Background: an optimization exercise with open tools, aiming at small area. Do not read the settings as production practice.
RTL that was checked went through simulation tests only; none was proved equivalent to the original.
The series may have gaps, and a smaller design here may also do less where the tests do not look.
Function not checked in run 3: the RTL went through the layout flow alone.
No activity file was given, so power comes from the tool's default toggle rates.

$ cat design/flow/design.v
module mac (
    input               clk,
    input               clr,         
    input   [3:0]       s1,          
    input   [3:0]       s2,          
    input   [3:0]       s3,          
    input   [7:0]       b,
    input   [9:0]       b3,          
    output  [15:0]      c_o
);
reg     [15:0]  acc;
reg     [15:0]  hold;
wire    [15:0]  acc_g = clr ? 16'd0 : acc;
wire    [9:0]   b1 = {2'b00, b};
wire    [9:0]   b2 = {1'b0, b, 1'b0};
wire    [9:0]   pp0, pp1, pp2, pp3;
wire    [15:0]  sum;
assign pp0 = ({10{s1[0]}} & b1) | ({10{s2[0]}} & b2) | ({10{s3[0]}} & b3);
assign pp1 = ({10{s1[1]}} & b1) | ({10{s2[1]}} & b2) | ({10{s3[1]}} & b3);
assign pp2 = ({10{s1[2]}} & b1) | ({10{s2[2]}} & b2) | ({10{s3[2]}} & b3);
assign pp3 = ({10{s1[3]}} & b1) | ({10{s2[3]}} & b2) | ({10{s3[3]}} & b3);
wire t_s1, t_c2, t_s3, t_c4, t_s5, t_c6, t_s7, t_c8, t_s9, t_c10, t_s11, t_c12, t_s13, t_c14, t_s15, t_c16, t_s17, t_c18, t_s19, t_c20, t_s21, t_c22, t_s23, t_c24, t_s25, t_c26, t_s27, t_c28, t_s29, t_c30, t_s31, t_c32, t_s33, t_c34, t_s35, t_c36, t_s37, t_c38, t_s39, t_c40, t_s41, t_c42, t_s43, t_c44, t_s45, t_c46, t_s47, t_c48, t_s49, t_c50, t_s51, t_c52, t_s53, t_c54, t_s55, t_c56, t_s57, t_c58, t_s59, t_s60, t_c61, t_s62, t_c63, t_s64, t_c65, t_s66, t_c67, t_s68, t_c69, t_s70, t_c71, t_s72, t_c73, t_s74, t_c75, t_s76, t_c77, t_s78, t_c79, t_s80, t_c81, t_s82, t_c83, t_s84, t_c85, t_s86, t_c87, t_s88, t_c89, t_s90;
assign t_s1 = pp0[6] ^ pp1[4];
assign t_c2 = pp0[6] & pp1[4];
assign t_s3 = pp0[7] ^ pp1[5] ^ pp2[3];
assign t_c4 = (pp0[7] & pp1[5]) | (pp2[3] & (pp0[7] ^ pp1[5]));
assign t_s5 = pp0[8] ^ pp1[6] ^ pp2[4];
assign t_c6 = (pp0[8] & pp1[6]) | (pp2[4] & (pp0[8] ^ pp1[6]));
assign t_s7 = pp0[9] ^ pp1[7] ^ pp2[5];
assign t_c8 = (pp0[9] & pp1[7]) | (pp2[5] & (pp0[9] ^ pp1[7]));
assign t_s9 = pp1[8] ^ pp2[6];
assign t_c10 = pp1[8] & pp2[6];
assign t_s11 = pp1[9] ^ pp2[7];
assign t_c12 = pp1[9] & pp2[7];
assign t_s13 = pp0[4] ^ pp1[2];
assign t_c14 = pp0[4] & pp1[2];
assign t_s15 = pp0[5] ^ pp1[3] ^ pp2[1];
assign t_c16 = (pp0[5] & pp1[3]) | (pp2[1] & (pp0[5] ^ pp1[3]));
assign t_s17 = pp2[2] ^ pp3[0] ^ acc_g[6];
assign t_c18 = (pp2[2] & pp3[0]) | (acc_g[6] & (pp2[2] ^ pp3[0]));
assign t_s19 = pp3[1] ^ acc_g[7] ^ t_s3;
assign t_c20 = (pp3[1] & acc_g[7]) | (t_s3 & (pp3[1] ^ acc_g[7]));
assign t_s21 = pp3[2] ^ acc_g[8] ^ t_s5;
assign t_c22 = (pp3[2] & acc_g[8]) | (t_s5 & (pp3[2] ^ acc_g[8]));
assign t_s23 = pp3[3] ^ acc_g[9] ^ t_s7;
assign t_c24 = (pp3[3] & acc_g[9]) | (t_s7 & (pp3[3] ^ acc_g[9]));
assign t_s25 = pp3[4] ^ acc_g[10] ^ t_s9;
assign t_c26 = (pp3[4] & acc_g[10]) | (t_s9 & (pp3[4] ^ acc_g[10]));
assign t_s27 = pp3[5] ^ acc_g[11] ^ t_s11;
assign t_c28 = (pp3[5] & acc_g[11]) | (t_s11 & (pp3[5] ^ acc_g[11]));
assign t_s29 = pp2[8] ^ pp3[6] ^ acc_g[12];
assign t_c30 = (pp2[8] & pp3[6]) | (acc_g[12] & (pp2[8] ^ pp3[6]));
assign t_s31 = pp2[9] ^ pp3[7];
assign t_c32 = pp2[9] & pp3[7];
assign t_s33 = pp0[2] ^ pp1[0];
assign t_c34 = pp0[2] & pp1[0];
assign t_s35 = pp0[3] ^ pp1[1] ^ acc_g[3];
assign t_c36 = (pp0[3] & pp1[1]) | (acc_g[3] & (pp0[3] ^ pp1[1]));
assign t_s37 = pp2[0] ^ acc_g[4] ^ t_s13;
assign t_c38 = (pp2[0] & acc_g[4]) | (t_s13 & (pp2[0] ^ acc_g[4]));
assign t_s39 = acc_g[5] ^ t_s15 ^ t_c14;
assign t_c40 = (acc_g[5] & t_s15) | (t_c14 & (acc_g[5] ^ t_s15));
assign t_s41 = t_s1 ^ t_s17 ^ t_c16;
assign t_c42 = (t_s1 & t_s17) | (t_c16 & (t_s1 ^ t_s17));
assign t_s43 = t_c2 ^ t_s19 ^ t_c18;
assign t_c44 = (t_c2 & t_s19) | (t_c18 & (t_c2 ^ t_s19));
assign t_s45 = t_c4 ^ t_s21 ^ t_c20;
assign t_c46 = (t_c4 & t_s21) | (t_c20 & (t_c4 ^ t_s21));
assign t_s47 = t_c6 ^ t_s23 ^ t_c22;
assign t_c48 = (t_c6 & t_s23) | (t_c22 & (t_c6 ^ t_s23));
assign t_s49 = t_c8 ^ t_s25 ^ t_c24;
assign t_c50 = (t_c8 & t_s25) | (t_c24 & (t_c8 ^ t_s25));
assign t_s51 = t_c10 ^ t_s27 ^ t_c26;
assign t_c52 = (t_c10 & t_s27) | (t_c26 & (t_c10 ^ t_s27));
assign t_s53 = t_c12 ^ t_s29 ^ t_c28;
assign t_c54 = (t_c12 & t_s29) | (t_c28 & (t_c12 ^ t_s29));
assign t_s55 = acc_g[13] ^ t_s31 ^ t_c30;
assign t_c56 = (acc_g[13] & t_s31) | (t_c30 & (acc_g[13] ^ t_s31));
assign t_s57 = pp3[8] ^ acc_g[14] ^ t_c32;
assign t_c58 = (pp3[8] & acc_g[14]) | (t_c32 & (pp3[8] ^ acc_g[14]));
assign t_s59 = pp3[9] ^ acc_g[15];
assign t_s60 = pp0[0] ^ acc_g[0];
assign t_c61 = pp0[0] & acc_g[0];
assign t_s62 = pp0[1] ^ acc_g[1] ^ t_c61;
assign t_c63 = (pp0[1] & acc_g[1]) | (t_c61 & (pp0[1] ^ acc_g[1]));
assign t_s64 = acc_g[2] ^ t_s33 ^ t_c63;
assign t_c65 = (acc_g[2] & t_s33) | (t_c63 & (acc_g[2] ^ t_s33));
assign t_s66 = t_s35 ^ t_c34 ^ t_c65;
assign t_c67 = (t_s35 & t_c34) | (t_c65 & (t_s35 ^ t_c34));
assign t_s68 = t_s37 ^ t_c36 ^ t_c67;
assign t_c69 = (t_s37 & t_c36) | (t_c67 & (t_s37 ^ t_c36));
assign t_s70 = t_s39 ^ t_c38 ^ t_c69;
assign t_c71 = (t_s39 & t_c38) | (t_c69 & (t_s39 ^ t_c38));
assign t_s72 = t_s41 ^ t_c40 ^ t_c71;
assign t_c73 = (t_s41 & t_c40) | (t_c71 & (t_s41 ^ t_c40));
assign t_s74 = t_s43 ^ t_c42 ^ t_c73;
assign t_c75 = (t_s43 & t_c42) | (t_c73 & (t_s43 ^ t_c42));
assign t_s76 = t_s45 ^ t_c44 ^ t_c75;
assign t_c77 = (t_s45 & t_c44) | (t_c75 & (t_s45 ^ t_c44));
assign t_s78 = t_s47 ^ t_c46 ^ t_c77;
assign t_c79 = (t_s47 & t_c46) | (t_c77 & (t_s47 ^ t_c46));
assign t_s80 = t_s49 ^ t_c48 ^ t_c79;
assign t_c81 = (t_s49 & t_c48) | (t_c79 & (t_s49 ^ t_c48));
assign t_s82 = t_s51 ^ t_c50 ^ t_c81;
assign t_c83 = (t_s51 & t_c50) | (t_c81 & (t_s51 ^ t_c50));
assign t_s84 = t_s53 ^ t_c52 ^ t_c83;
assign t_c85 = (t_s53 & t_c52) | (t_c83 & (t_s53 ^ t_c52));
assign t_s86 = t_s55 ^ t_c54 ^ t_c85;
assign t_c87 = (t_s55 & t_c54) | (t_c85 & (t_s55 ^ t_c54));
assign t_s88 = t_s57 ^ t_c56 ^ t_c87;
assign t_c89 = (t_s57 & t_c56) | (t_c87 & (t_s57 ^ t_c56));
assign t_s90 = t_s59 ^ t_c58 ^ t_c89;
assign sum = {t_s90, t_s88, t_s86, t_s84, t_s82, t_s80, t_s78, t_s76, t_s74, t_s72, t_s70, t_s68, t_s66, t_s64, t_s62, t_s60};
always_ff @( posedge clk ) begin
    acc <= sum;
    if ( clr ) hold <= acc;
end
assign c_o = hold;
endmodule
module systolic_core #(
    parameter   ARRAY_HEIGHT    =   8,
    parameter   ARRAY_WIDTH     =   8,
    parameter   DATA_WIDTH      =   8
) (
    input                                                           clk     ,
    input                                                           reset_n ,
    input                                                           first   ,
    input   [DATA_WIDTH * ARRAY_HEIGHT - 1 : 0]                     a_col   ,
    input   [DATA_WIDTH * ARRAY_WIDTH - 1 : 0]                      b_row   ,
    output  [2 * DATA_WIDTH * ARRAY_HEIGHT * ARRAY_WIDTH - 1 : 0]   c_tile  ,
    output  reg                                                     c_valid
);
localparam  CW      = 2 * DATA_WIDTH;
localparam  LAT     = 16;
reg     [DATA_WIDTH * ARRAY_HEIGHT - 1 : 0]     a_d;
reg     [DATA_WIDTH * ARRAY_WIDTH - 1 : 0]      b_d;
reg     [LAT - 2 : 0]                           first_d;     
always_ff @( posedge clk ) begin
    a_d <= a_col;
    b_d <= b_row;
end
always_ff @( posedge clk or negedge reset_n )
    if ( ~reset_n ) begin
        first_d <= 'd0;
        c_valid <= 1'b0;
    end else begin
        first_d <= {first_d[LAT - 3 : 0], first};
        c_valid <= first_d[LAT - 2];
    end
wire clr = first_d[0];
wire [10 * ARRAY_WIDTH - 1 : 0] b3_all;      
genvar i, j, k;
generate
    for ( i = 0; i < ARRAY_HEIGHT; i = i + 1 ) begin : row
        wire [3:0] s1, s2, s3;
        for ( k = 0; k < 4; k = k + 1 ) begin : digit
            assign s1[k] =  a_d[i * DATA_WIDTH + 2 * k] & ~a_d[i * DATA_WIDTH + 2 * k + 1];
            assign s2[k] = ~a_d[i * DATA_WIDTH + 2 * k] &  a_d[i * DATA_WIDTH + 2 * k + 1];
            assign s3[k] =  a_d[i * DATA_WIDTH + 2 * k] &  a_d[i * DATA_WIDTH + 2 * k + 1];
        end
        for ( j = 0; j < ARRAY_WIDTH; j = j + 1 ) begin : col
            mac mac_i (
                .clk    ( clk                                           ),
                .clr    ( clr                                           ),
                .s1     ( s1                                            ),
                .s2     ( s2                                            ),
                .s3     ( s3                                            ),
                .b      ( b_d[j * DATA_WIDTH +: DATA_WIDTH]            ),
                .b3     ( b3_all[j * 10 +: 10]                          ),
                .c_o    ( c_tile[(i * ARRAY_WIDTH + j) * CW +: CW]      )
            );
        end
    end
    for ( j = 0; j < ARRAY_WIDTH; j = j + 1 ) begin : col3
        wire [7:0] b = b_row[j * DATA_WIDTH +: DATA_WIDTH];
        wire [9:0] b3;
        wire [8:0] c;
        reg  [9:1] b3_d;
        assign b3[0] = b[0];
        assign c[0]  = 1'b0;
        assign b3[1] = b[1] ^ b[0];
        assign c[1]  = b[1] & b[0];
        for ( k = 2; k < 8; k = k + 1 ) begin : bit_
            assign b3[k]  = b[k] ^ b[k - 1] ^ c[k - 1];
            assign c[k]   = (b[k] & b[k - 1]) | (c[k - 1] & (b[k] ^ b[k - 1]));
        end
        assign b3[8] = b[7] ^ c[7];
        assign b3[9] = b[7] & c[7];
        always_ff @( posedge clk )
            b3_d <= b3[9:1];
        assign b3_all[j * 10 +: 10] = {b3_d, b_d[j * DATA_WIDTH]};
    end
endgenerate
endmodule
$ cat design/flow/flow/run.sh
#!/bin/bash
# Layout flow: the standard flow (standard.sh, ORFS), with three changes:
#  - synthesis: Yosys's own early ABC pass is skipped (synth -noabc), so the
#    generated full-adder tree reaches extract_fa as written, and the final ABC
#    mapping uses an area-oriented script (flow/area.abc) instead of the
#    delay-oriented one;
#  - port buffers are the smallest buffer (buf_1);
#  - CTS builds the tree from clkbuf_8 and inserts no dummy loads;
#  - global routing assumes less capacity on met1/met2 (flow/fastroute.tcl).
# Every tool's output goes to a log file in this folder (and ORFS's own logs).
set -euo pipefail
here=$(pwd)

# ORFS synth.tcl with the ABC script replaced
sed 's#^source \$::env(SCRIPTS_DIR)/synth_preamble.tcl#&\nlset abc_args 1 $::env(MY_ABC_SCRIPT)#' \
    "$FLOW_HOME/scripts/synth.tcl" > "$here/my_synth.tcl"
grep -q 'MY_ABC_SCRIPT' "$here/my_synth.tcl"
# The standard flow's synthesis script, sourcing the patched synth.tcl
sed "s#source \$::env(SCRIPTS_DIR)/synth.tcl#source $here/my_synth.tcl#" \
    "$here/synth_recipe.tcl" > "$here/my_synth_recipe.tcl"
grep -q 'my_synth.tcl' "$here/my_synth_recipe.tcl"

bash "$here/standard.sh" \
    SYNTH_SCRIPT="$here/my_synth_recipe.tcl" \
    SYNTH_ARGS=-noabc \
    MY_ABC_SCRIPT="$here/flow/area.abc" \
    BUFFER_PORTS_ARGS="-buffer_cell sky130_fd_sc_hd__buf_1" \
    CTS_ARGS="-sink_clustering_enable -repair_clock_nets -dont_use_dummy_load -buf_list sky130_fd_sc_hd__clkbuf_8" \
    FASTROUTE_TCL="$here/flow/fastroute.tcl" \
    finish > "$here/flow_make.log" 2>&1
$ cat design/flow/flow/area.abc
strash
dch
amap -F 3 -A 8
topo
stime -c
$ cat design/flow/flow/fastroute.tcl
# The platform's global-routing setup, with less capacity assumed on met1 and
# met2 so that long wires go to met3/met4 and leave met1/met2 to pin access.
set_global_routing_layer_adjustment $::env(MIN_ROUTING_LAYER)-$::env(MAX_ROUTING_LAYER) 0.2
set_global_routing_layer_adjustment met1 0.55
set_global_routing_layer_adjustment met2 0.4

set_routing_layers -clock $::env(MIN_CLK_ROUTING_LAYER)-$::env(MAX_ROUTING_LAYER)
set_routing_layers -signal $::env(MIN_ROUTING_LAYER)-$::env(MAX_ROUTING_LAYER)
$ cat design/flow/standard.sh
#!/bin/bash
# synth_recipe.tcl (not shown) runs the flow's synth.tcl, then flattens the netlist and writes it again
# the make line also repeats each setting of config.mk as NAME=value (left out here)
make -C /OpenROAD-flow-scripts/flow DESIGN_CONFIG=/design/flow/config.mk WORK_HOME=/design/flow/orfs CLKGATE_MAP_FILE= SYNTH_SCRIPT=/design/flow/synth_recipe.tcl "${@:-finish}"
$ cat design/flow/config.mk
export PLATFORM = sky130hd
export DESIGN_NAME = systolic_core
export DESIGN_NICKNAME = systolic_core
export VERILOG_FILES = /design/flow/design.v
export SDC_FILE = /design/flow/constraint.sdc
export NUM_CORES = 4
export LEC_CHECK = 0
export ABC_AREA = 1
export CAP_MARGIN = 20
export CELL_PAD_IN_SITES_DETAIL_PLACEMENT = 1
export CELL_PAD_IN_SITES_GLOBAL_PLACEMENT = 1
export CORE_MARGIN = 2
export CORE_UTILIZATION = 35
export CTS_BUF_LIST = sky130_fd_sc_hd__clkbuf_8
export PLACE_DENSITY = 0.45
export SLEW_MARGIN = 20
$ cat design/flow/constraint.sdc
create_clock -name core_clock -period 10.0 [get_ports {clk}]
set_input_delay 2.0000 -clock core_clock [delete_from_list [all_inputs] [get_ports {clk}]]
set_output_delay 2.0000 -clock core_clock [all_outputs]
set_load 0.01 [all_outputs]
==> run_1/met2.png <==
The bar under the picture is 200 µm long.
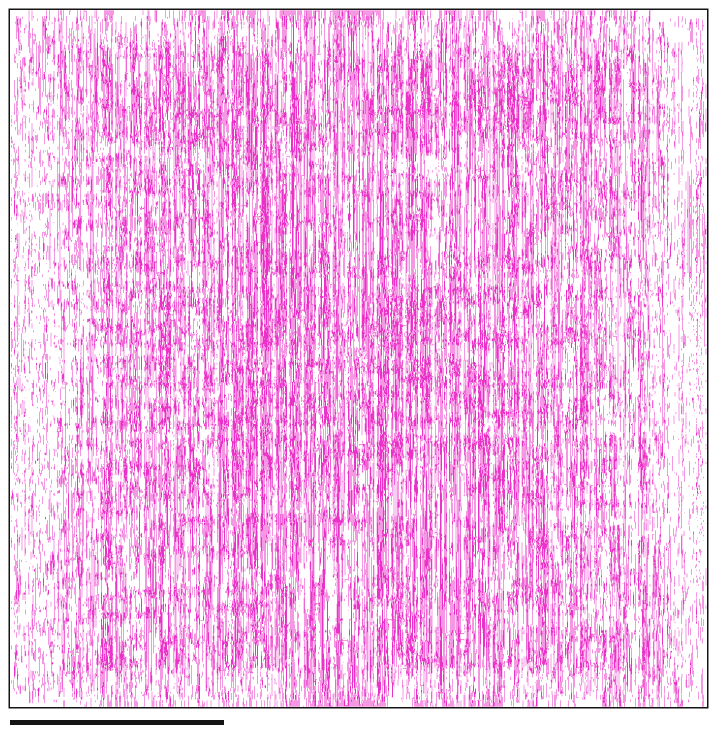
nets with wire on the layer: 14309
wire length on this layer: 302 mm
share of all routed wire: 34%
main direction: vertical
longest straight run: 260 µm

==> run_1/registers.png <==
The bar under the picture is 200 µm long. Other sequential cells in the stronger gray, the rest of the logic in the fainter gray.
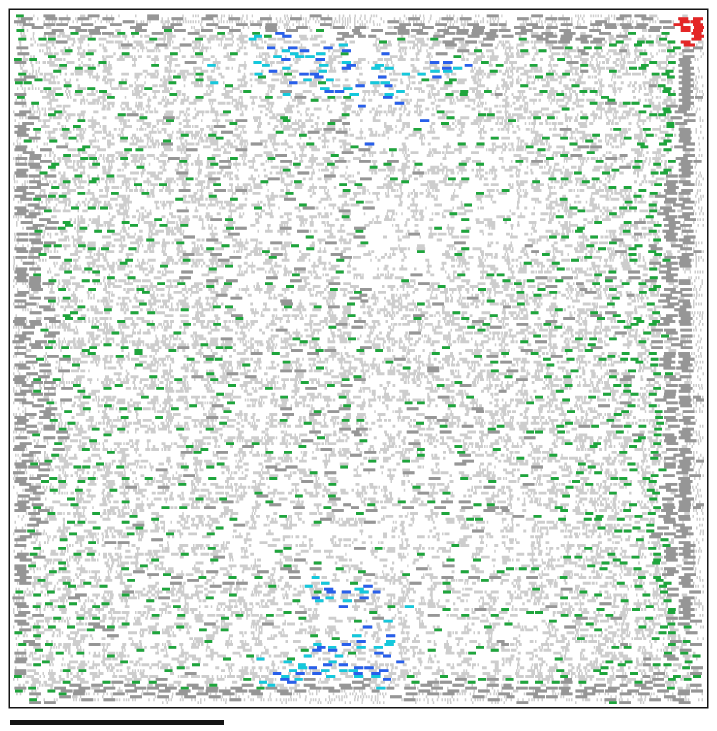
[row.col.mac_i.acc] green | placed flops: 1024 | where: all over the die
[first_d] red | placed flops: 15 | where: top right
[b_d] blue | placed flops: 64 | where: a column down the middle
[col3.b3_d] cyan | placed flops: 72 | where: a column down the middle
FF/Latch Area: 0.0560 mm²
register share of the cell area: 32.6%
utilization after layout: 41.1%

==> run_1/met4.png <==
The bar under the picture is 200 µm long. Cells faint in the background.
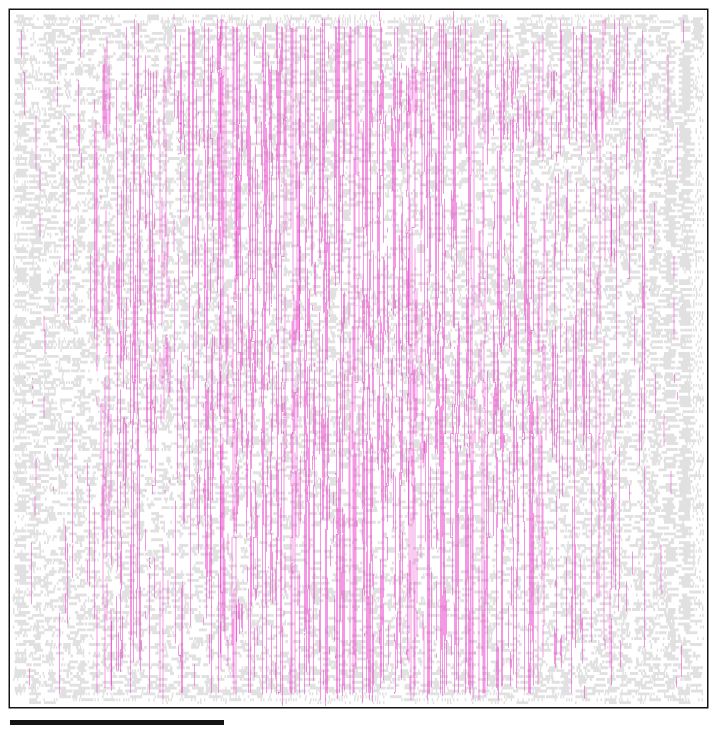
wire length on this layer: 92.6 mm
share of all routed wire: 10%
nets with wire on the layer: 591
longest straight run: 277 µm
main direction: vertical
Routed WL: 889000 µm
Vias: 119000

==> run_1/zoom.png <==
Window x 313 to 338, y 444 to 469 µm. Cells in gray, sequential cells in the stronger gray; small squares are vias.
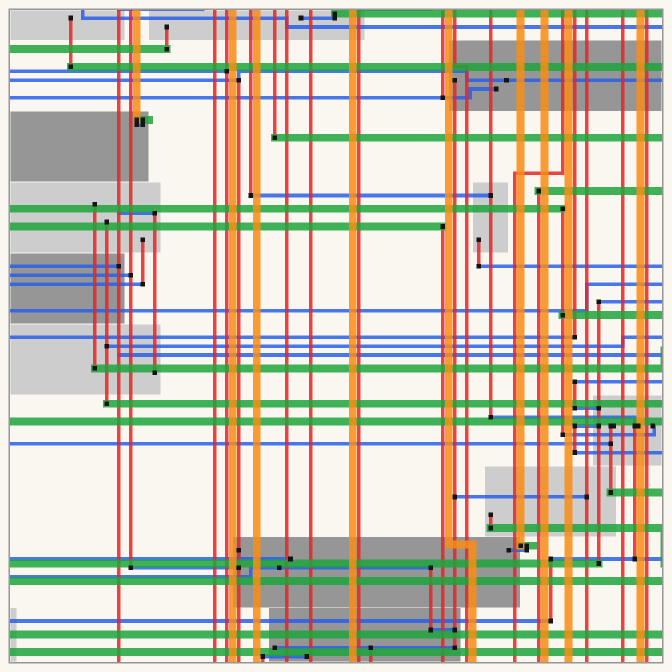
[met2] red
[met4] orange
[met1] blue
[met3] green
most frequent: dfxtp_1 (2), edfxtp_1 (2)
netlist names of flops here include: row.col.mac_i.acc (2), row.col.mac_i.hold (2)
cells with their middle in the window: 9
sequential cells in the window: 4

==> metrics.yaml, run 1 <==
ant_nets: 0
yosys.area_share.adder_pct: 36.9
synth_top_family_by_area: "adder cells"
irDropWorstVdd_mv: 0.129
setup_viol: 0
drv_slew: 0
firstDrtPassIters: 13
row_count: 237
power.total_mw: 51.1
core-area_mm2: 0.417
yosysUniqueCellTypes: 14
worst-path-buf-inv: 3
design_area_mm2: 0.172
rsz0062_at_grt: "false"
die_width_um: 652
hold_start: "first_d[1]"
crit_path_frequent_cell: "fa_2"
ioPinCount: 1156
fin_skew_ns: 0.150
maxCapViolations: 0
critPathLaunchType: "register"
clock_path_buffers: 4
min_path_type: "reg -> reg"
insertion_delay_ns: 1.28
dr.first_iter.drc_count: 13000
gp_congestion: 1.03
port-buffer-count: 1155
cp_top_family: "adder cells"
synth.avg_cell_area_um2: 13.2
power.density_mw_per_mm2: 298
fin_nets: 16200
final.fill_count: 43700
worstMarginPinSlew_ns: 1.22
grt_pass1_wl_um: 1190000
postCtsResizedCells: 0
detailed_place_hpwl_um: 592000
wire_per_inst_um: 47.4
worst_ep_arrival_time_ns: 9.52
status: "no timing/DRC/antenna violations"
drc_errors: 0
start_util_pct: 35.2
path_cells: "clkinv_1, nor2_4, buf_4, a222oi_1, clkinv_1, ha_1, fa_2, fa_2, fa_2, fa_2, fa_2, fa_2, fa_2, fa_2, fa_2, fa_2, fa_2, fa_2, fa_2, xor2_1, nor2_1, a21oi_1, nor2_1, a21oi_1"
cp_slowest_stage_delay_ns: 0.96
reg2reg_from: "a_d[32]"
fmax_mhz: 119
synth_seq_cells: 2264
synth_xor_area_share_pct: 0.382
clk_pin_slew_ns: 0.05
fp.dieH_um: 652
vias_per_cell: 6.36
cp.required_ns: 11.14
yosysSeqAreaShare_pct: 37.9
synth_nets: 14100
yosys_warnings: 2
grt_pass1_vias: 137000
clock_sinks: 2264
syn_area_mm2: 0.147
period_minus_slack_ns: 8.39
grt_util_all_layers_pct: 53.8
worstSetupPathType: "reg -> reg"
drive_gt1_share_pct: 15.5
post_dp_cell_area_mm2: 0.165
areaGrowthSynthToFinish_pct: 16.9
postCtsSetupBuffers: 0
crit_fanout: 32
critPathCaptureType: "register"
synthCells: 11100
fin_crit_sh_pct: 83.9
cts-buffers-inserted: 441
hold_violations: 0
synthMuxAreaShare_pct: 0
synth-simple-area-share_pct: 6.25
overflow: 0
antenna_found_initial: 97
dieArea_mm2: 0.424
leakagePower_nw: 64.3
cp_slowest_cell: "nor2_4"
relSlewSlack_pct: 18.8
cp-startpoint: "a_d[32]"
synth_compound_area_share_pct: 14.2
hold_buffers: 0
tritoncts: "yes"
grt_max_degree: 128
cts_root_buffer: "clkbuf_8"
ff2ff_setup_slack_ns: 1.61
h-tree-depth: 5
## run 1: cells by family after synthesis
| group | after synthesis |
|---|---|
| flops | 2264 |
| fa+ha+maj | 2880 |
| simple gates | 1760 |
| compound gates | 2432 |
| xor+xnor | 64 |
| buf+inv | 1696 |
## run 1: cells in the final DEF, fill, tap and decap left out, types with 64 or more instances in the layout
master    count
a21oi_1     128
a222oi_1   1536
a22oi_1     256
buf_1      1155
buf_4       420
clkbuf_8    441
clkinv_1   1656
dfxtp_1    1112
dfxtp_4      82
diode_2     121
edfxtp_1   1024
fa_1       1523
fa_2        893
ha_1        464
nor2_1      640
nor2_4       96
nor2b_1    1024
o21ai_0     256
o22ai_1     256
xor2_1       64
## run 1: Yosys cell counts
cell | n | area (µm²)
dfxtp_1 | 1224 | 24500
a222oi_1 | 1536 | 15400
nor2b_1 | 1024 | 6410
o21ai_0 | 256 | 1280
dfrtp_1 | 16 | 400
a22oi_1 | 256 | 1920
clkinv_1 | 1696 | 6370
a21oi_1 | 128 | 641
xor2_1 | 64 | 561
fa_1 | 2416 | 48400
ha_1 | 464 | 5810
edfxtp_1 | 1024 | 30700
o22ai_1 | 256 | 1600
nor2_1 | 736 | 2760
## run 1: sequential cells by signal, indices dropped and copies added (netlist names)
register            count
a_d                    64
first_d                15
col3.b3_d              72
c_valid                 1
b_d                    64
row.col.mac_i.hold   1024
row.col.mac_i.acc    1024
## run 1: final timing paths
kind | end | cells after the start
worst max-delay path | row[4].col[6].mac_i.acc[15] | 24
worst min-delay path | first_d[2] | 0
worst max register to register | row[4].col[6].mac_i.acc[15] | 24
worst min register to register | first_d[2] | 0
max in group asynchronous | first_d[0] | 1
min in group asynchronous | first_d[2] | 1
## run 1: area by class of cell
type                    instances  area (µm²)  share of cell area (%)
inverters                    1696        6390                    3.72
multi-input cells            7136       87700                    51.1
repair buffers               1610        8220                    4.79
flip-flops and latches       2264       56000                    32.6
well taps                    5497        6880                    4.01
diodes                        121         303                   0.177
clock buffers                 441        6070                    3.54
## run 1: metrics by stage
stage / std cells / utilization (%) / hold WS, ns / TNS (ns) / setup WS (ns)
6_report: 18800 / 41.1 / 0.346 / 0 / 1.61
5_1_grt: 18700 / 41.1 / 0.365 / 0 / 1.34
4_1_cts: 18600 / 41.0 / 0.349 / 0 / 1.62
3_5_place_dp: 18200 / 39.6 / 0.336 / 0 / 1.63
3_3_place_gp: 18200 / 39.6 / 0.339 / 0 / 1.70
2_1_floorplan: 11100 / - / 0.331 / -8565.55 / -8.48
## run 1: metal layers
layer	track usage, %	vias to the layer above	part of all wire, %
met5	10.5	-	0.49
met4	41.3	158	10
met3	45.3	3030	21
met2	60.4	11500	34
met1	72.4	59500	34
li1	-	45100	-
## run 1: report_power, final
part           internal, mW  switching [mW]
Clock                  3.83            4.10
Sequential             14.1            4.07
Combinational          10.3            14.7
==> run_1/final_placement.png <==
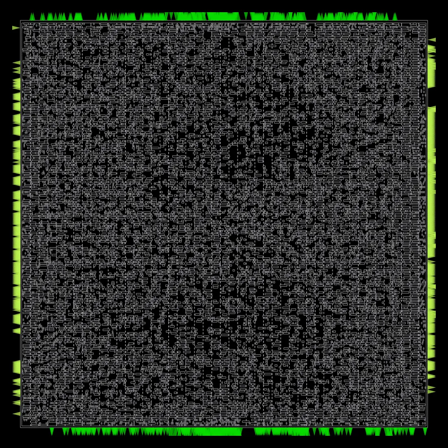

==> run 2, diff against run 1 <==
--- a/design/flow/flow/run.sh
+++ b/design/flow/flow/run.sh
@@ -1,12 +1,16 @@
 #!/bin/bash
-# Layout flow: the standard flow (standard.sh, ORFS), with three changes:
+# Layout flow: the standard flow (standard.sh, ORFS), with these changes:
 #  - synthesis: Yosys's own early ABC pass is skipped (synth -noabc), so the
 #    generated full-adder tree reaches extract_fa as written, and the final ABC
 #    mapping uses an area-oriented script (flow/area.abc) instead of the
 #    delay-oriented one;
 #  - port buffers are the smallest buffer (buf_1);
-#  - CTS builds the tree from clkbuf_8 and inserts no dummy loads;
-#  - global routing assumes less capacity on met1/met2 (flow/fastroute.tcl).
+#  - CTS builds the tree from clkbuf_8 and
+#    inserts no dummy loads;
+#  - global routing assumes less capacity on met1/met2 (flow/fastroute.tcl);
+#  - the floorplan step does not size up cells for the timing of the unplaced,
+#    unbuffered netlist (REMOVE_ABC_BUFFERS=1: it only removes buffers); timing
+#    is repaired after placement and CTS as usual.
 # Every tool's output goes to a log file in this folder (and ORFS's own logs).
 set -euo pipefail
 here=$(pwd)
@@ -27,4 +31,6 @@
     BUFFER_PORTS_ARGS="-buffer_cell sky130_fd_sc_hd__buf_1" \
     CTS_ARGS="-sink_clustering_enable -repair_clock_nets -dont_use_dummy_load -buf_list sky130_fd_sc_hd__clkbuf_8" \
     FASTROUTE_TCL="$here/flow/fastroute.tcl" \
+    REMOVE_ABC_BUFFERS=1 \
+    NUM_CORES=8 \
     finish > "$here/flow_make.log" 2>&1
==> design/flow/flow/fastroute.tcl (replaced) <==
# The platform's global-routing setup, with less capacity assumed on met1 and
# met2 so that long wires go to met3/met4 and leave met1/met2 to pin access.
set_global_routing_layer_adjustment $::env(MIN_ROUTING_LAYER)-$::env(MAX_ROUTING_LAYER) 0.2
set_global_routing_layer_adjustment met1 0.7
set_global_routing_layer_adjustment met2 0.5

set_routing_layers -clock $::env(MIN_CLK_ROUTING_LAYER)-$::env(MAX_ROUTING_LAYER)
set_routing_layers -signal $::env(MIN_ROUTING_LAYER)-$::env(MAX_ROUTING_LAYER)
==> design/flow/config.mk (replaced) <==
export PLATFORM = sky130hd
export DESIGN_NAME = systolic_core
export DESIGN_NICKNAME = systolic_core
export VERILOG_FILES = /design/flow/design.v
export SDC_FILE = /design/flow/constraint.sdc
export NUM_CORES = 4
export LEC_CHECK = 0
export ABC_AREA = 1
export CAP_MARGIN = 10
export CELL_PAD_IN_SITES_DETAIL_PLACEMENT = 1
export CELL_PAD_IN_SITES_GLOBAL_PLACEMENT = 1
export CORE_MARGIN = 2
export CORE_UTILIZATION = 30
export CTS_BUF_LIST = sky130_fd_sc_hd__clkbuf_8
export PLACE_DENSITY = 0.4
export SLEW_MARGIN = 10
==> run_2/final_placement.png <==
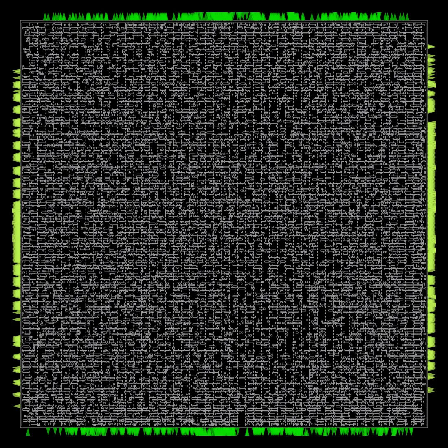
number of well taps: 6450
site row count: 256
Non-Filler Instances: 20100
Seq Cell Count: 2264
# fillers: 52000

==> run_2/zoom.png <==
Window x 339 to 364, y 480 to 505 µm. Cells in gray, sequential cells in the stronger gray; small squares are vias.
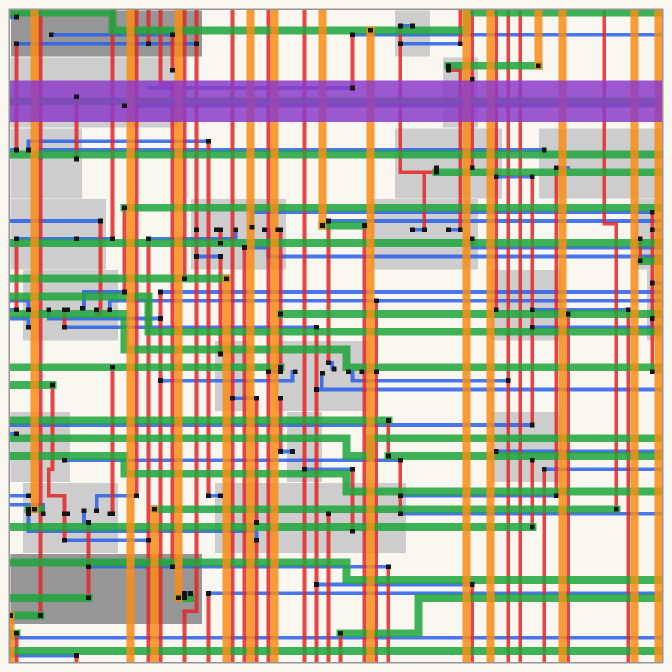
[met2] red
[met1] blue
[met3] green
[met4] orange
[met5] purple
sequential cells in the window: 2
most frequent: clkinv_1 (4), a222oi_1 (4), fa_1 (3)
cells with their middle in the window: 19
netlist names of flops here include: row.col.mac_i.hold (1), row.col.mac_i.acc (1)

==> metrics.yaml, run 2 <==
clock_path_buffers: 4
cp_slowest_stage_delay_ns: 0.68
routed_wirelength_um: 963000
tritoncts: "yes"
relSlewSlack_pct: 5.09
layout_common_cells: "fa_1, clkinv_1, a222oi_1, buf_1, dfxtp_1"
crit_path_frequent_cell: "fa_1"
syn_area_mm2: 0.147
synthCells: 11100
fin_skew_ns: 0.171
worst_ep_arrival_time_ns: 10.87
hold_violations: 0
worstMarginPinSlew_ns: 1.42
fin_crit_sh_pct: 96.0
yosysSeqAreaShare_pct: 37.9
insertion_delay_ns: 1.34
firstDrtPassIters: 14
synthTopCellsByArea: "fa_1, edfxtp_1, dfxtp_1, a222oi_1, nor2b_1"
yosys_warnings: 2
irDropWorstVdd_mv: 0.119
synthArstFlopShare_pct: 0.707
crit_fanout: 28
synth_seq_cells: 2264
critPathCaptureType: "register"
clock_sinks: 2264
yosysUniqueCellTypes: 14
worstSetupPathType: "reg -> reg"
die_width_um: 703
worst-path-buf-inv: 4
drv_slew: 0
synth_edf_count: 1024
synth_ff_type: "dfxtp_1"
power.density_mw_per_mm2: 295
grt_pass1_vias: 149000
grt_pass1_wl_um: 1290000
fin_hold_ws_ns: 0.337
period_minus_slack_ns: 9.60
hold_start: "first_d[1]"
cp_top_family: "adder cells"
areaGrowthSynthToFinish_pct: 17.9
synth_top_area_cell: "fa_1"
core-area_mm2: 0.487
path_cells: "clkinv_1, nor2_4, buf_4, buf_4, a222oi_1, clkinv_1, fa_1, fa_1, fa_1, fa_1, fa_1, fa_1, fa_1, fa_1, fa_1, fa_1, fa_1, fa_1, xor2_1, nor2_1, a21oi_1, nor2_1, a21oi_1"
post_dp_cell_area_mm2: 0.166
dr.first_iter.drc_count: 11400
detailed_place_hpwl_um: 665000
ys_top_cells_by_count: "fa_1, clkinv_1, a222oi_1"
fp.dieH_um: 703
setup_viol: 0
reg2reg_from: "a_d[32]"
drive_gt1_share_pct: 10.5
drc_errors: 0
gp_congestion: 1.07
critPathLaunchType: "register"
fin_nets: 16400
vias_per_cell: 6.15
grt_util_all_layers_pct: 57.9
clk_pin_slew_ns: 0.06
cp.required_ns: 11.27
h-tree-depth: 5
wire_per_inst_um: 48.0
status: "no timing/DRC/antenna violations"
hold_buffers: 0
grt_max_degree: 176
dieArea_mm2: 0.495
antenna_found_initial: 151
maxCapViolations: 0
synth.avg_cell_area_um2: 13.2
port-buffer-count: 1155
cp-startpoint: "a_d[32]"
dp.cells: 19400
cts_root_buffer: "clkbuf_8"
vias: 123000
overflow: 0
==> run_2/registers.png <==
The bar under the picture is 200 µm long. Other sequential cells in the stronger gray, the rest of the logic in the fainter gray.
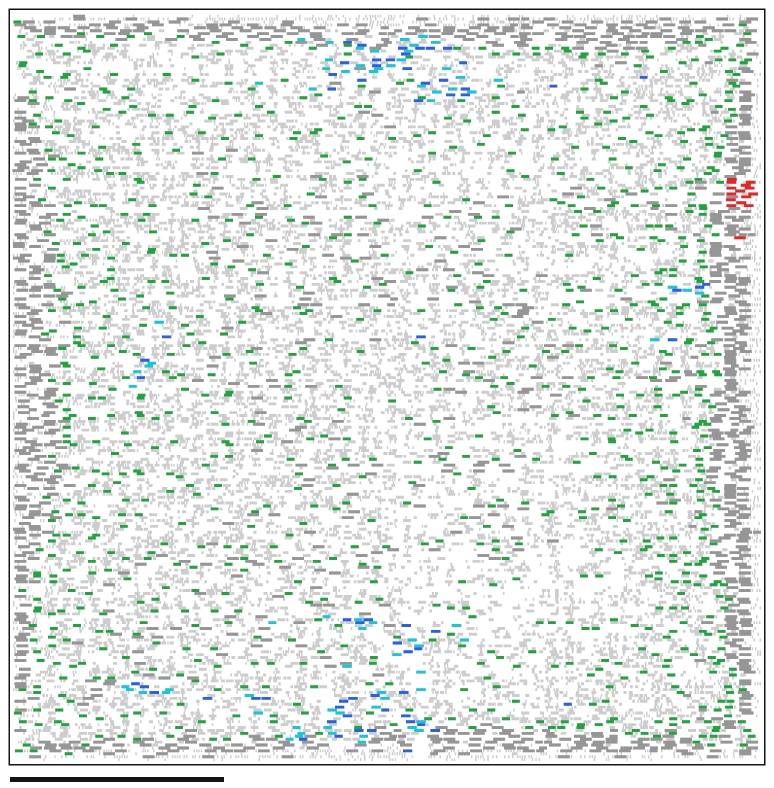
[row.col.mac_i.acc] green | placed flops: 1024 | where: all over the die
[col3.b3_d] cyan | placed flops: 72
[b_d] blue | placed flops: 64
[first_d] red | placed flops: 15 | where: top right

[run 2: cell count changes in the layout (fill, tap and decap cells not counted), sizes merged]
cell	before	now
nor2	736	742
inv	38	31
clkbuf	441	455
buf	1610	1859
diode	121	200
clkinv	1658	1665
[run 2: path summary, 6_finish.rpt]
path                                          endpoint  slack (ns)  cells past startpoint
max                        row[4].col[1].mac_i.acc[15]        0.40                     23
min                                         first_d[2]        0.34                      0
max reg2reg                row[4].col[1].mac_i.acc[15]        0.40                     23
min reg2reg                                 first_d[2]        0.34                      0
max in group asynchronous                   first_d[0]        8.53                      1
min in group asynchronous                   first_d[9]        0.83                      1
[run 2: worst reg2reg max path: stages, from the launching register on]
cell	delay [ns]
dfxtp_1	0.39
clkinv_1	0.37
nor2_4	0.68
buf_4	0.29
buf_4	0.39
a222oi_1	0.21
clkinv_1	0.11
fa_1	0.56
fa_1	0.58
fa_1	0.58
fa_1	0.51
fa_1	0.63
fa_1	0.58
fa_1	0.52
fa_1	0.55
fa_1	0.56
fa_1	0.51
fa_1	0.47
fa_1	0.45
xor2_1	0.22
nor2_1	0.07
a21oi_1	0.16
nor2_1	0.06
a21oi_1	0.11
[run 2: routing by layer]
layer  track usage [%]  part of all wire, %  vias to the layer above
met5              24.2                  1.4                        -
met1              75.8                   28                    57500
met3              57.0                   27                     4108
met2              63.5                   31                    15600
li1                  -                    -                    45800
met4              43.4                   12                      373
[run 2: report_power, final]
group / internal (mW) / switching [mW] / leakage (nW) / total, mW
logic: 9.46 / 14.9 / 43.0 / 24.4
registers: 14.1 / 4.49 / 20.6 / 18.6
clock network: 3.93 / 4.18 / 3.27 / 8.12
total: 27.5 / 23.6 / 66.9 / 51.1
[run 2: area by class of cell]
cell class	instances	area [µm²]
diodes	200	500
inverters	1696	6390
clock buffers	454	6250
multi-input cells	7142	85500
flip-flops and latches	2264	56000
repair buffers	1860	10400
fillers	52000	313000
well taps	6450	8070
[run 2: repair_timing]
item                       4_1_cts  5_1_grt
setup buffers                    0       30
resized for setup                0        2
setup endpoints to repair        0       17
[run 2: metrics by stage]
| step | worst slack, ns | setup TNS (ns) | util [%] | power, mW |
|---|---|---|---|---|
| 2_1_floorplan | -35.82 | - | - | 29.7 |
| 3_3_place_gp | 0.459 | 0 | 34.1 | 41.2 |
| 6_report | 0.402 | 0 | 35.6 | 51.1 |
| 3_5_place_dp | 0.375 | 0 | 34.1 | 41.7 |
| 4_1_cts | 0.352 | 0 | 35.4 | 50.5 |
| 5_1_grt | -0.0267 | -0.0367 | 35.5 | 54.7 |
[run 2: cells by family after synthesis]
logic type,count (synthesis),share of synthesized area [%]
flops,2264,37.9
compound gates,2432,14.2
fa+ha+maj,2880,36.9
buf+inv,1696,4.34
simple gates,1760,6.25
xor+xnor,64,0.382
==> run_2/met4.png <==
The bar under the picture is 200 µm long. Cells faint in the background.
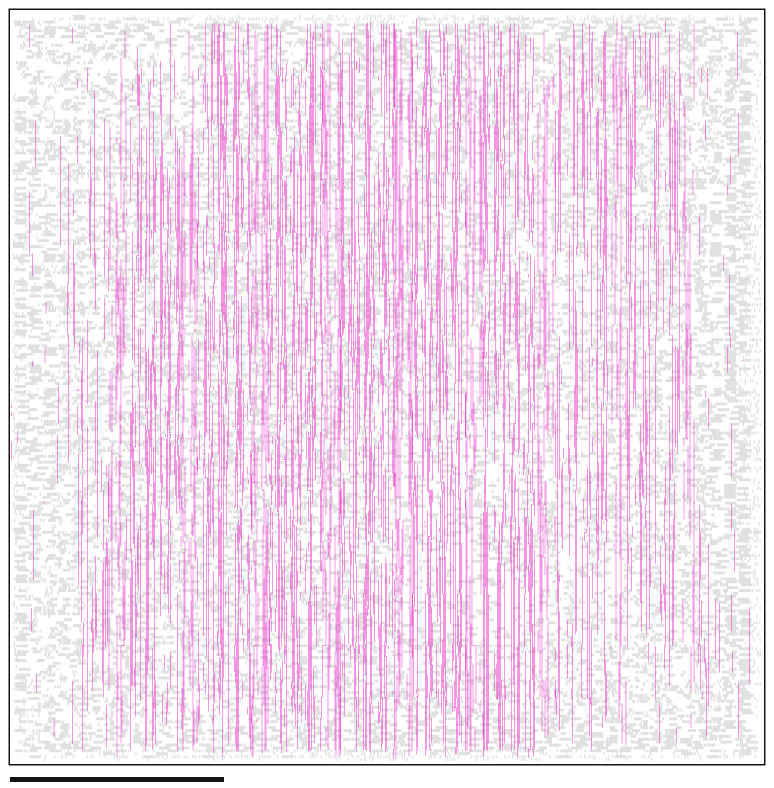

## Run 3: files that changed since run 2, shown whole
removed: design/flow/flow/run.sh
removed: design/flow/flow/area.abc
removed: design/flow/flow/fastroute.tcl
removed: design/flow/standard.sh
==> design/flow/design.v <==
module mult #(
    parameter DATA_WIDTH = 8
) (
    input   [DATA_WIDTH - 1 : 0]        a,
    input   [DATA_WIDTH - 1 : 0]        b,
    output  [2 * DATA_WIDTH - 1 : 0]    c
);
assign c = a * b;
endmodule
module add #(
    parameter DATA_WIDTH = 16
) (
    input   [DATA_WIDTH - 1 : 0]    a,
    input   [DATA_WIDTH - 1 : 0]    b,
    output  [DATA_WIDTH - 1 : 0]    c
);
assign c = a + b;
endmodule
module mac #(
    parameter DATA_WIDTH = 8
) (
    input                               clk,
    input                               reset_n,
    input                               soft_reset_n,
    input                               ld,
    input   [DATA_WIDTH - 1 : 0]        a_i,
    input   [DATA_WIDTH - 1 : 0]        b_i,
    output  [DATA_WIDTH - 1 : 0]        a_o,
    output  [DATA_WIDTH - 1 : 0]        b_o,
    output  [2 * DATA_WIDTH - 1 : 0]    c_o
);
logic [DATA_WIDTH - 1 : 0] a_reg, b_reg;
assign a_o = a_reg;
assign b_o = b_reg;
logic [2 * DATA_WIDTH - 1 : 0] c_reg, prod_result, add_result, c_in;
assign c_in = soft_reset_n ? add_result : prod_result;
assign c_o = c_reg;
mult #(.DATA_WIDTH(DATA_WIDTH)) mult_i (
    .a(a_i),
    .b(b_i),
    .c(prod_result)
);
add #(.DATA_WIDTH(2 * DATA_WIDTH)) add_i (
    .a(c_reg),
    .b(prod_result),
    .c(add_result)
);
always_ff @( posedge clk or negedge reset_n ) begin
    if ( ~reset_n )         c_reg <= 'd0;   else
    if ( ld )               c_reg <= c_in;
end
always_ff @( posedge clk or negedge reset_n ) begin
    if ( ~reset_n )         a_reg <= 'd0;   else
    if ( ld )               a_reg <= a_i;
end
always_ff @( posedge clk or negedge reset_n ) begin
    if ( ~reset_n )         b_reg <= 'd0;   else
    if ( ld )               b_reg <= b_i;
end
endmodule
module auto_shift_register #(
    parameter   DATA_WIDTH  =   8,
    parameter   STEPS       =   4
) (
    input                           clk,
    input                           reset_n,
    input                           sync_reset_n,
    input                           shift,
    input   [DATA_WIDTH - 1 : 0]    data_i,
    output  [DATA_WIDTH - 1 : 0]    data_o
);
reg     [DATA_WIDTH - 1 : 0]    buffer  [0 : STEPS - 1];
assign data_o = buffer[STEPS - 1];
always_ff @(posedge clk or negedge reset_n)
    if ( ~reset_n ) begin
        for (int i = 0; i < STEPS; i = i + 1)
            buffer[i] <= 'd0;
    end else
    if ( ~sync_reset_n ) begin
        for (int i = 0; i < STEPS; i = i + 1)
            buffer[i] <= 'd0;
    end else
    if ( shift ) begin
        buffer[0] <= data_i;
        for ( int i = 1; i < STEPS; i = i + 1)
            buffer[i] <= buffer[i - 1];
    end
endmodule
module crossbar #(
    parameter   DATA_WIDTH      =   8,
    parameter   ARRAY_ELLEMENTS =   4
) (
    input                                           clk         ,
    input                                           reset_n     ,
    input                                           sync_reset_n,
    input                                           shift       ,
    input   [ARRAY_ELLEMENTS * DATA_WIDTH - 1 : 0]  data_i      ,
    output  [ARRAY_ELLEMENTS * DATA_WIDTH - 1 : 0]  data_o      
);
genvar i;
generate
    for ( i = 1; i <= ARRAY_ELLEMENTS; i = i + 1) begin : shift_block
        auto_shift_register #(
            .DATA_WIDTH(DATA_WIDTH),
            .STEPS(i)
        ) shifter (
            .clk(clk),
            .reset_n(reset_n),
            .sync_reset_n(sync_reset_n),
            .shift(shift),
            .data_i(data_i[i * DATA_WIDTH - 1 : ( i - 1) * DATA_WIDTH]),
            .data_o(data_o[i * DATA_WIDTH - 1 : ( i - 1) * DATA_WIDTH])
        );
    end
endgenerate
endmodule
module systolic_array #(
    parameter ARRAY_WIDTH   = 2,
    parameter ARRAY_HEIGHT  = 2,
    parameter DATA_WIDTH    = 8
) (
    input                                                       clk             ,
    input                                                       reset_n         ,
    input   [ARRAY_HEIGHT * ARRAY_WIDTH - 1 : 0]                array_reset_n   ,
    input                                                       work            ,
    input   [DATA_WIDTH * ARRAY_HEIGHT - 1 : 0]                 a_array_input   ,
    input   [DATA_WIDTH * ARRAY_WIDTH - 1 : 0]                  b_array_input   ,
    output  [2 * DATA_WIDTH * ARRAY_HEIGHT * ARRAY_WIDTH - 1 : 0] c_array_output
);
genvar i, j;
wire    [DATA_WIDTH - 1 : 0]    a_pass  [ARRAY_HEIGHT -1 : 0][ARRAY_WIDTH : 0];
wire    [DATA_WIDTH - 1 : 0]    b_pass  [ARRAY_HEIGHT : 0][ARRAY_WIDTH -1 : 0];
generate
    for ( i = 0; i < ARRAY_HEIGHT; i = i + 1 ) begin : array_row
        for ( j = 0; j < ARRAY_WIDTH; j = j + 1 ) begin : array_col
            mac #(.DATA_WIDTH(DATA_WIDTH)) array_mac (
                .clk(clk),
                .reset_n(reset_n),
                .soft_reset_n(array_reset_n[i * ARRAY_WIDTH + j]),
                .ld(work),
                .a_i(a_pass[i][j]),
                .b_i(b_pass[i][j]),
                .a_o(a_pass[i][j + 1]),
                .b_o(b_pass[i + 1][j]),
                .c_o(c_array_output[(i * ARRAY_WIDTH + j) * 2 * DATA_WIDTH +: 2 * DATA_WIDTH])
            );
        end
    end
endgenerate
generate
    for ( i = 0; i < ARRAY_HEIGHT; i = i + 1 ) begin : assign_a_input
        assign a_pass[i][0] = a_array_input[(i + 1) * DATA_WIDTH - 1 : i * DATA_WIDTH];
    end
endgenerate
generate
    for ( j = 0; j < ARRAY_WIDTH; j = j + 1 ) begin : assign_b_input
        assign b_pass[0][j] = b_array_input[(j + 1) * DATA_WIDTH - 1 : j * DATA_WIDTH];
    end
endgenerate
endmodule
module systolic_core #(
    parameter   ARRAY_HEIGHT    =   8,
    parameter   ARRAY_WIDTH     =   8,
    parameter   DATA_WIDTH      =   8
) (
    input                                                           clk     ,
    input                                                           reset_n ,
    input                                                           first   ,
    input   [DATA_WIDTH * ARRAY_HEIGHT - 1 : 0]                     a_col   ,
    input   [DATA_WIDTH * ARRAY_WIDTH - 1 : 0]                      b_row   ,
    output  [2 * DATA_WIDTH * ARRAY_HEIGHT * ARRAY_WIDTH - 1 : 0]   c_tile  ,
    output  reg                                                     c_valid
);
localparam CW = 2 * DATA_WIDTH;
wire    [DATA_WIDTH * ARRAY_HEIGHT - 1 : 0]             row_array_input;
wire    [DATA_WIDTH * ARRAY_WIDTH - 1 : 0]              col_array_input;
wire    [CW * ARRAY_HEIGHT * ARRAY_WIDTH - 1 : 0]       c_array_output;
reg     [ARRAY_HEIGHT * ARRAY_WIDTH - 1 : 0]            array_reset_n;
reg     [CW - 1 : 0]                                    array_results_clone [ARRAY_HEIGHT - 1 : 0][ARRAY_WIDTH - 1 : 0];
crossbar #(
    .DATA_WIDTH     ( DATA_WIDTH        ),
    .ARRAY_ELLEMENTS( ARRAY_HEIGHT      )
) row_crossbar (
    .clk            ( clk               ) ,
    .reset_n        ( reset_n           ) ,
    .sync_reset_n   ( 1'b1              ) ,
    .shift          ( 1'b1              ) ,
    .data_i         ( a_col             ) ,
    .data_o         ( row_array_input   )
);
crossbar #(
    .DATA_WIDTH     ( DATA_WIDTH        ),
    .ARRAY_ELLEMENTS( ARRAY_WIDTH       )
) col_crossbar (
    .clk            ( clk               ) ,
    .reset_n        ( reset_n           ) ,
    .sync_reset_n   ( 1'b1              ) ,
    .shift          ( 1'b1              ) ,
    .data_i         ( b_row             ) ,
    .data_o         ( col_array_input   )
);
systolic_array #(
    .ARRAY_WIDTH ( ARRAY_WIDTH      ),
    .ARRAY_HEIGHT( ARRAY_HEIGHT     ),
    .DATA_WIDTH  ( DATA_WIDTH       )
) array (
    .clk            ( clk               ),
    .reset_n        ( reset_n           ),
    .array_reset_n  ( array_reset_n     ),
    .work           ( 1'b1              ),
    .a_array_input  ( row_array_input   ),
    .b_array_input  ( col_array_input   ),
    .c_array_output ( c_array_output    )
);
always_ff @( posedge clk or negedge reset_n )
    if ( ~reset_n ) begin
        for ( int ii = 0; ii < ARRAY_HEIGHT; ii = ii + 1 )
            for ( int jj = 0; jj < ARRAY_WIDTH; jj = jj + 1 )
                array_reset_n[ii * ARRAY_WIDTH + jj] <= 1'b1;
    end else begin
        for ( int ii = 0; ii < ARRAY_HEIGHT; ii = ii + 1 )
            for ( int jj = 0; jj < ARRAY_WIDTH; jj = jj + 1 )
                if ( ii == 0 & jj == 0 )
                    array_reset_n[ii * ARRAY_WIDTH + jj] <= ~first;
                else if ( ii >= jj )
                    array_reset_n[ii * ARRAY_WIDTH + jj] <= array_reset_n[(ii - 1) * ARRAY_WIDTH + jj];
                else
                    array_reset_n[ii * ARRAY_WIDTH + jj] <= array_reset_n[ii * ARRAY_WIDTH + jj - 1];
    end
genvar i, j;
generate
    for ( i = 0; i < ARRAY_HEIGHT; i = i + 1 ) begin : load_generator
        for ( j = 0; j < ARRAY_WIDTH; j = j + 1 ) begin : load_col
            always_ff @( posedge clk or negedge reset_n )
                if ( ~reset_n )                                 array_results_clone[i][j] <= 'd0;   else
                if ( ~array_reset_n[i * ARRAY_WIDTH + j] )      array_results_clone[i][j] <= c_array_output[(i * ARRAY_WIDTH + j) * CW +: CW];
            assign c_tile[(i * ARRAY_WIDTH + j) * CW +: CW] = array_results_clone[i][j];
        end
    end
endgenerate
always_ff @( posedge clk or negedge reset_n )
    if ( ~reset_n )     c_valid <= 1'b0;    else
                        c_valid <= ~array_reset_n[ARRAY_HEIGHT * ARRAY_WIDTH - 1];
endmodule
==> design/flow/run.sh <==
#!/bin/bash
# synth_recipe.tcl (not shown) runs the flow's synth.tcl, then flattens the netlist and writes it again
# the make line also repeats each setting of config.mk as NAME=value (left out here)
make -C /OpenROAD-flow-scripts/flow DESIGN_CONFIG=/design/flow/config.mk WORK_HOME=/design/flow/orfs CLKGATE_MAP_FILE= SYNTH_SCRIPT=/design/flow/synth_recipe.tcl finish
==> design/flow/config.mk <==
export PLATFORM = sky130hd
export DESIGN_NAME = systolic_core
export DESIGN_NICKNAME = systolic_core
export VERILOG_FILES = /design/flow/design.v
export SDC_FILE = /design/flow/constraint.sdc
export NUM_CORES = 4
export LEC_CHECK = 0
export CAP_MARGIN = 20
export CORE_MARGIN = 2
export CORE_UTILIZATION = 50
export PLACE_DENSITY = 0.6
export SLEW_MARGIN = 20
==> run_3/met4.png <==
The bar under the picture is 200 µm long. Cells faint in the background.
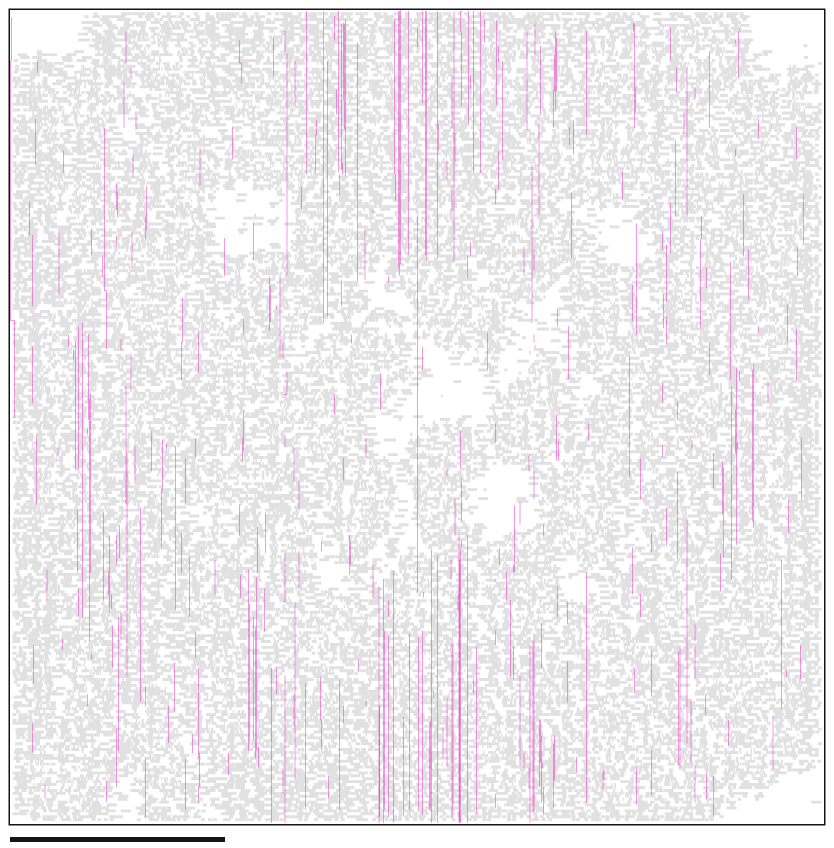
main direction: vertical
nets with wire on the layer: 206
Routed WL: 705000 µm
Vias: 192000

==> run_3/met2.png <==
The bar under the picture is 200 µm long.
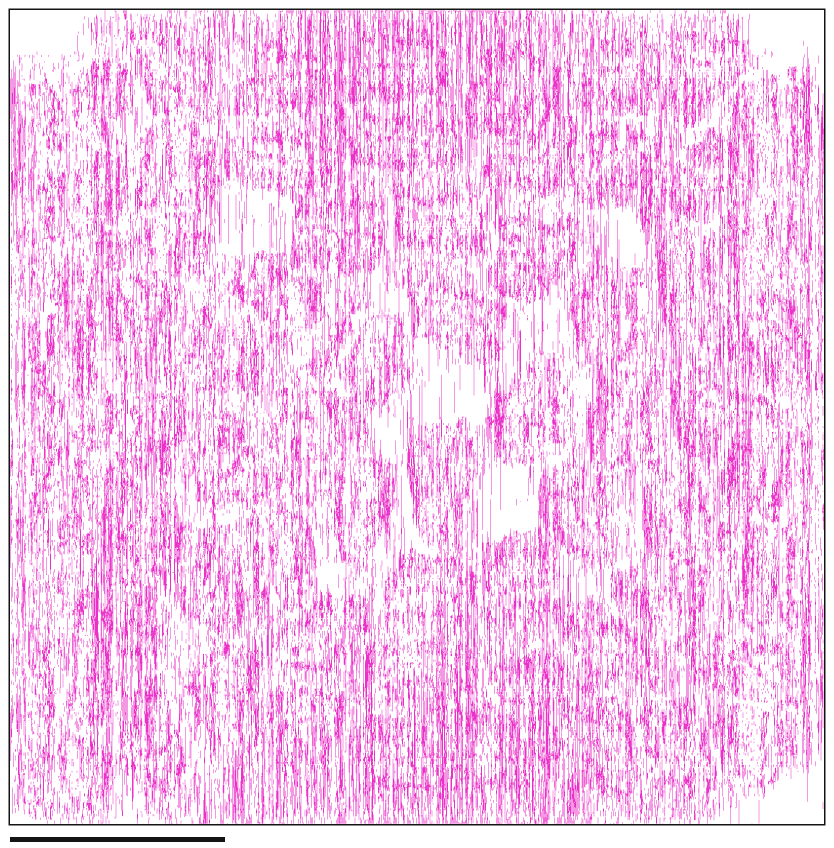
main direction: vertical
share of all routed wire: 46%

==> metrics.yaml, run 3 <==
status: "no timing/DRC/antenna violations"
hold_buffers: 0
synth_ff_type: "dfrtp_1"
vias_per_cell: 5.35
grt_max_degree: 171
synth_edf_count: 0
fin_skew_ns: 0.0784
final.fill_count: 49300
power.total_mw: 112
die_width_um: 758
hold_start: "col_crossbar.shift_block[3].shifter.buffer[0][5]"
dp.cells: 35200
drv_slew: 0
cts-buffers-inserted: 420
grt_pass1_wl_um: 1140000
yosysSeqAreaShare_pct: 31.1
dr.first_iter.drc_count: 9017
dieArea_mm2: 0.575
grt_util_all_layers_pct: 24.8
clock_path_buffers: 4
critPathLaunchType: "register"
min_path_type: "reg -> reg"
rsz0062_at_grt: "false"
cp_slowest_stage_delay_ns: 0.86
firstDrtPassIters: 9
setup_viol: 0
synth.avg_cell_area_um2: 10.7
detailed_place_hpwl_um: 556000
power.density_mw_per_mm2: 351
areaGrowthSynthToFinish_pct: 12.6
syn_area_mm2: 0.284
synth_nets: 32500
ant_nets: 0
fmax_mhz: 160
stdcell_count: 36000
worst_ep_arrival_time_ns: 7.16
layout_common_cells: "and2_1, dfrtp_1, inv_1, ha_1, fa_1"
final_util_pct: 56.4
wire_per_inst_um: 19.6
postCtsResizedCells: 0
postCtsSetupBuffers: 0
antenna_found_initial: 25
fin_hold_ws_ns: 0.308
synthArstFlopShare_pct: 100
gp_congestion: 0.887
synthTopCellsByArea: "dfrtp_1, fa_1, ha_1, and2_1, mux2_2"
clk_pin_slew_ns: 0.07
leakagePower_nw: 157
cp.required_ns: 10.90
reg2reg_from: "array.array_row[6].array_col[7].array_mac.b_reg[2]"
ys_top_cells_by_count: "and2_1, dfrtp_1, inv_1"
crit_fanout: 8
ioPinCount: 1156
core-area_mm2: 0.568
worstSetupPathType: "reg -> reg"
crit_path_frequent_cell: "fa_1"
setup_tns_ns: 0
irDropWorstVdd_mv: 0.250
final_common_cell: "and2_1"
hold_violations: 0
multi_input_area_mm2: 0.182
register_area_mm2: 0.0885
h-tree-depth: 5
tritoncts: "yes"
==> run_3/registers.png <==
The bar under the picture is 200 µm long. Other sequential cells in the stronger gray, the rest of the logic in the fainter gray.
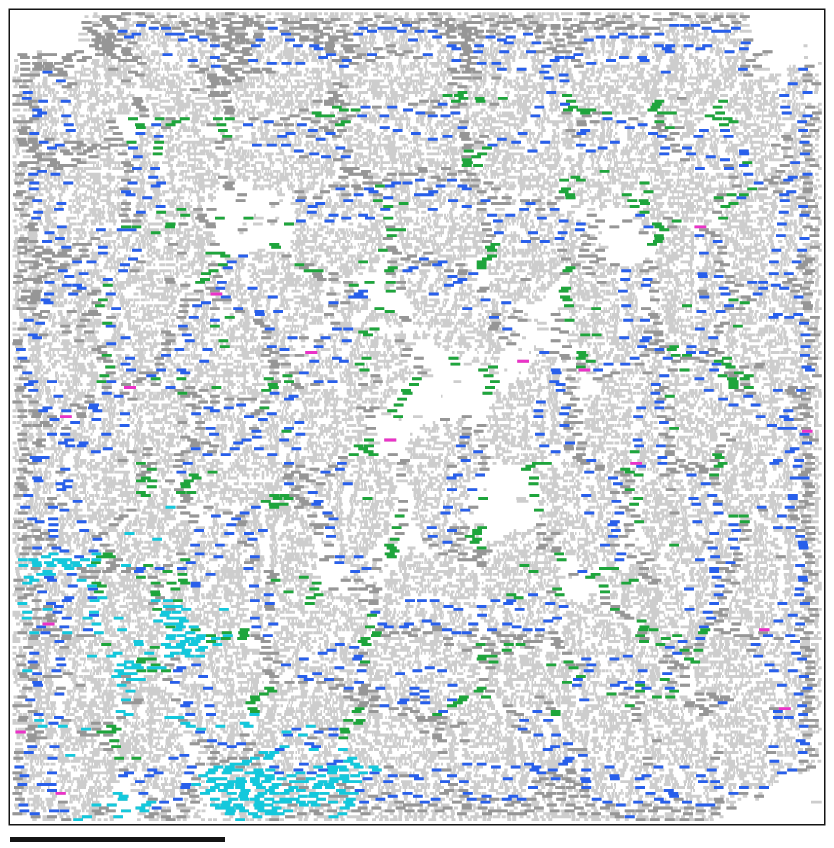
[array.array_row.array_col.array_mac.c_reg] blue | placed flops: 1024 | where: all over the die
[col_crossbar.shift_block.shifter.buffer] cyan | placed flops: 288
[array_reset_n] magenta | placed flops: 15
[array.array_row.array_col.array_mac.a_reg] green | placed flops: 448 | where: all over the die
not colored: 1761

[run 3: cell count changes in the layout (fill, tap and decap cells not counted), sizes merged, moves of 1224 or more]
cell    previous run  this run
dfrtp             16      3521
buf             1859        78
clkinv          1665       101
inv               31      3449
ha               464      3328
mux2               0      1600
nand2              0      1251
a222oi          1536         0
dfxtp           1224         0
and2               0      3560
[run 3: logic make-up after synthesis]
kind of cell             after synthesis  share of synthesized area, %
AO/OA/AOI/OAI                       3607                          8.17
XOR/XNOR                            1524                          4.70
adder cells (fa/ha/maj)             5696                          31.3
buffers and inverters               3720                          4.91
flip-flops                          3536                          31.1
multiplexers                        1627                          6.43
AND/OR/NAND/NOR                     6984                          13.4
[run 3: cell type report]
cell class / instances / area share [%]
Antenna cell: 4 / 0.00312
Clock buffer: 584 / 3.78
Clock inverter: 199 / 0.920
Inverter: 3438 / 4.03
Multi-Input combinational cell: 19400 / 56.8
Sequential cell: 3536 / 27.6
Tap cell: 7533 / 2.94
Timing Repair Buffer: 1232 / 3.87
[run 3: worst max-delay path, delay by kind of cell (launching register included)]
| kind | cells | cell delay (ns) |
|---|---|---|
| adder cells (fa/ha/maj) | 6 | 2.53 |
| AO/OA/AOI/OAI | 4 | 1.35 |
| flip-flops | 1 | 0.47 |
| AND/OR/NAND/NOR | 6 | 1.22 |
| XOR/XNOR | 2 | 0.37 |
| buffers and inverters | 3 | 0.19 |
[run 3: layer usage]
layer | vias up | wire [µm] | GRT usage, %
met3 | 835 | 40200 | 4.97
met4 | 10 | 23400 | 7.11
li1 | 91400 | - | -
met2 | 3156 | 325000 | 40.6
met1 | 96800 | 316000 | 33.5
met5 | - | 62 | 0
[run 3: metrics by stage]
step | setup slack (ns) | instance area, µm²
finish | 3.75 | 320000
floorplan | 4.39 | 284000
detailed placement | 3.78 | 305000
global placement | 3.79 | 305000
CTS | 3.74 | 320000
global route | 3.24 | 320000
[run 3: power breakdown]
part	total, mW	internal (mW)	switching, mW
registers	23.3	19.0	4.24
clock network	16.6	9.96	6.67
logic	72.4	34.7	37.7
[run 3: worst max path at each step]
| stage | startpoint | to | slack (ns) | cells past startpoint |
|---|---|---|---|---|
| global placement | array.array_row[6].array_col[7].array_mac.b_reg[2] | register | 3.79 | 21 |
| CTS | array.array_row[6].array_col[7].array_mac.b_reg[2] | register | 3.74 | 21 |
| detailed placement | array.array_row[6].array_col[7].array_mac.b_reg[2] | register | 3.78 | 21 |
| finish | array.array_row[6].array_col[7].array_mac.b_reg[2] | register | 3.75 | 21 |
| floorplan | array.array_row[6].array_col[7].array_mac.b_reg[2] | register | 4.39 | 21 |
| global route | array.array_row[6].array_col[7].array_mac.b_reg[2] | register | 3.24 | 21 |

[separate check: timing with driven ports]
Ports are ideal in the flow. The routed layouts listed here were re-timed in OpenROAD. Step 1 (the two cells are an assumption about what drives the block):
set clk [get_ports {clk}]
set_driving_cell -lib_cell sky130_fd_sc_hd__clkbuf_16 $clk
set_driving_cell -lib_cell sky130_fd_sc_hd__buf_2 [delete_from_list [all_inputs] $clk]
Step 2 times the ports against the registers' clock, not the clock port: input delays grow and output delays shrink by t, the midpoint of the rising clock arrivals with the driver on. Slacks: ideal ports / drivers / drivers and shift; pairs: ideal ports / drivers.
run	t (ns)	setup slack, ns	clock arrival spread, ns	worst register clock-pin slew, ns
run 1	1.333	1.613 / 1.613 / 1.613	0.156 / 0.155	0.07 / 0.07
run 2	1.375	0.402 / 0.402 / 0.402	0.176 / 0.176	0.07 / 0.07
run 3	1.139	3.746 / 3.746 / 3.746	0.102 / 0.103	0.07 / 0.07
After both steps every run listed still meets setup and hold.
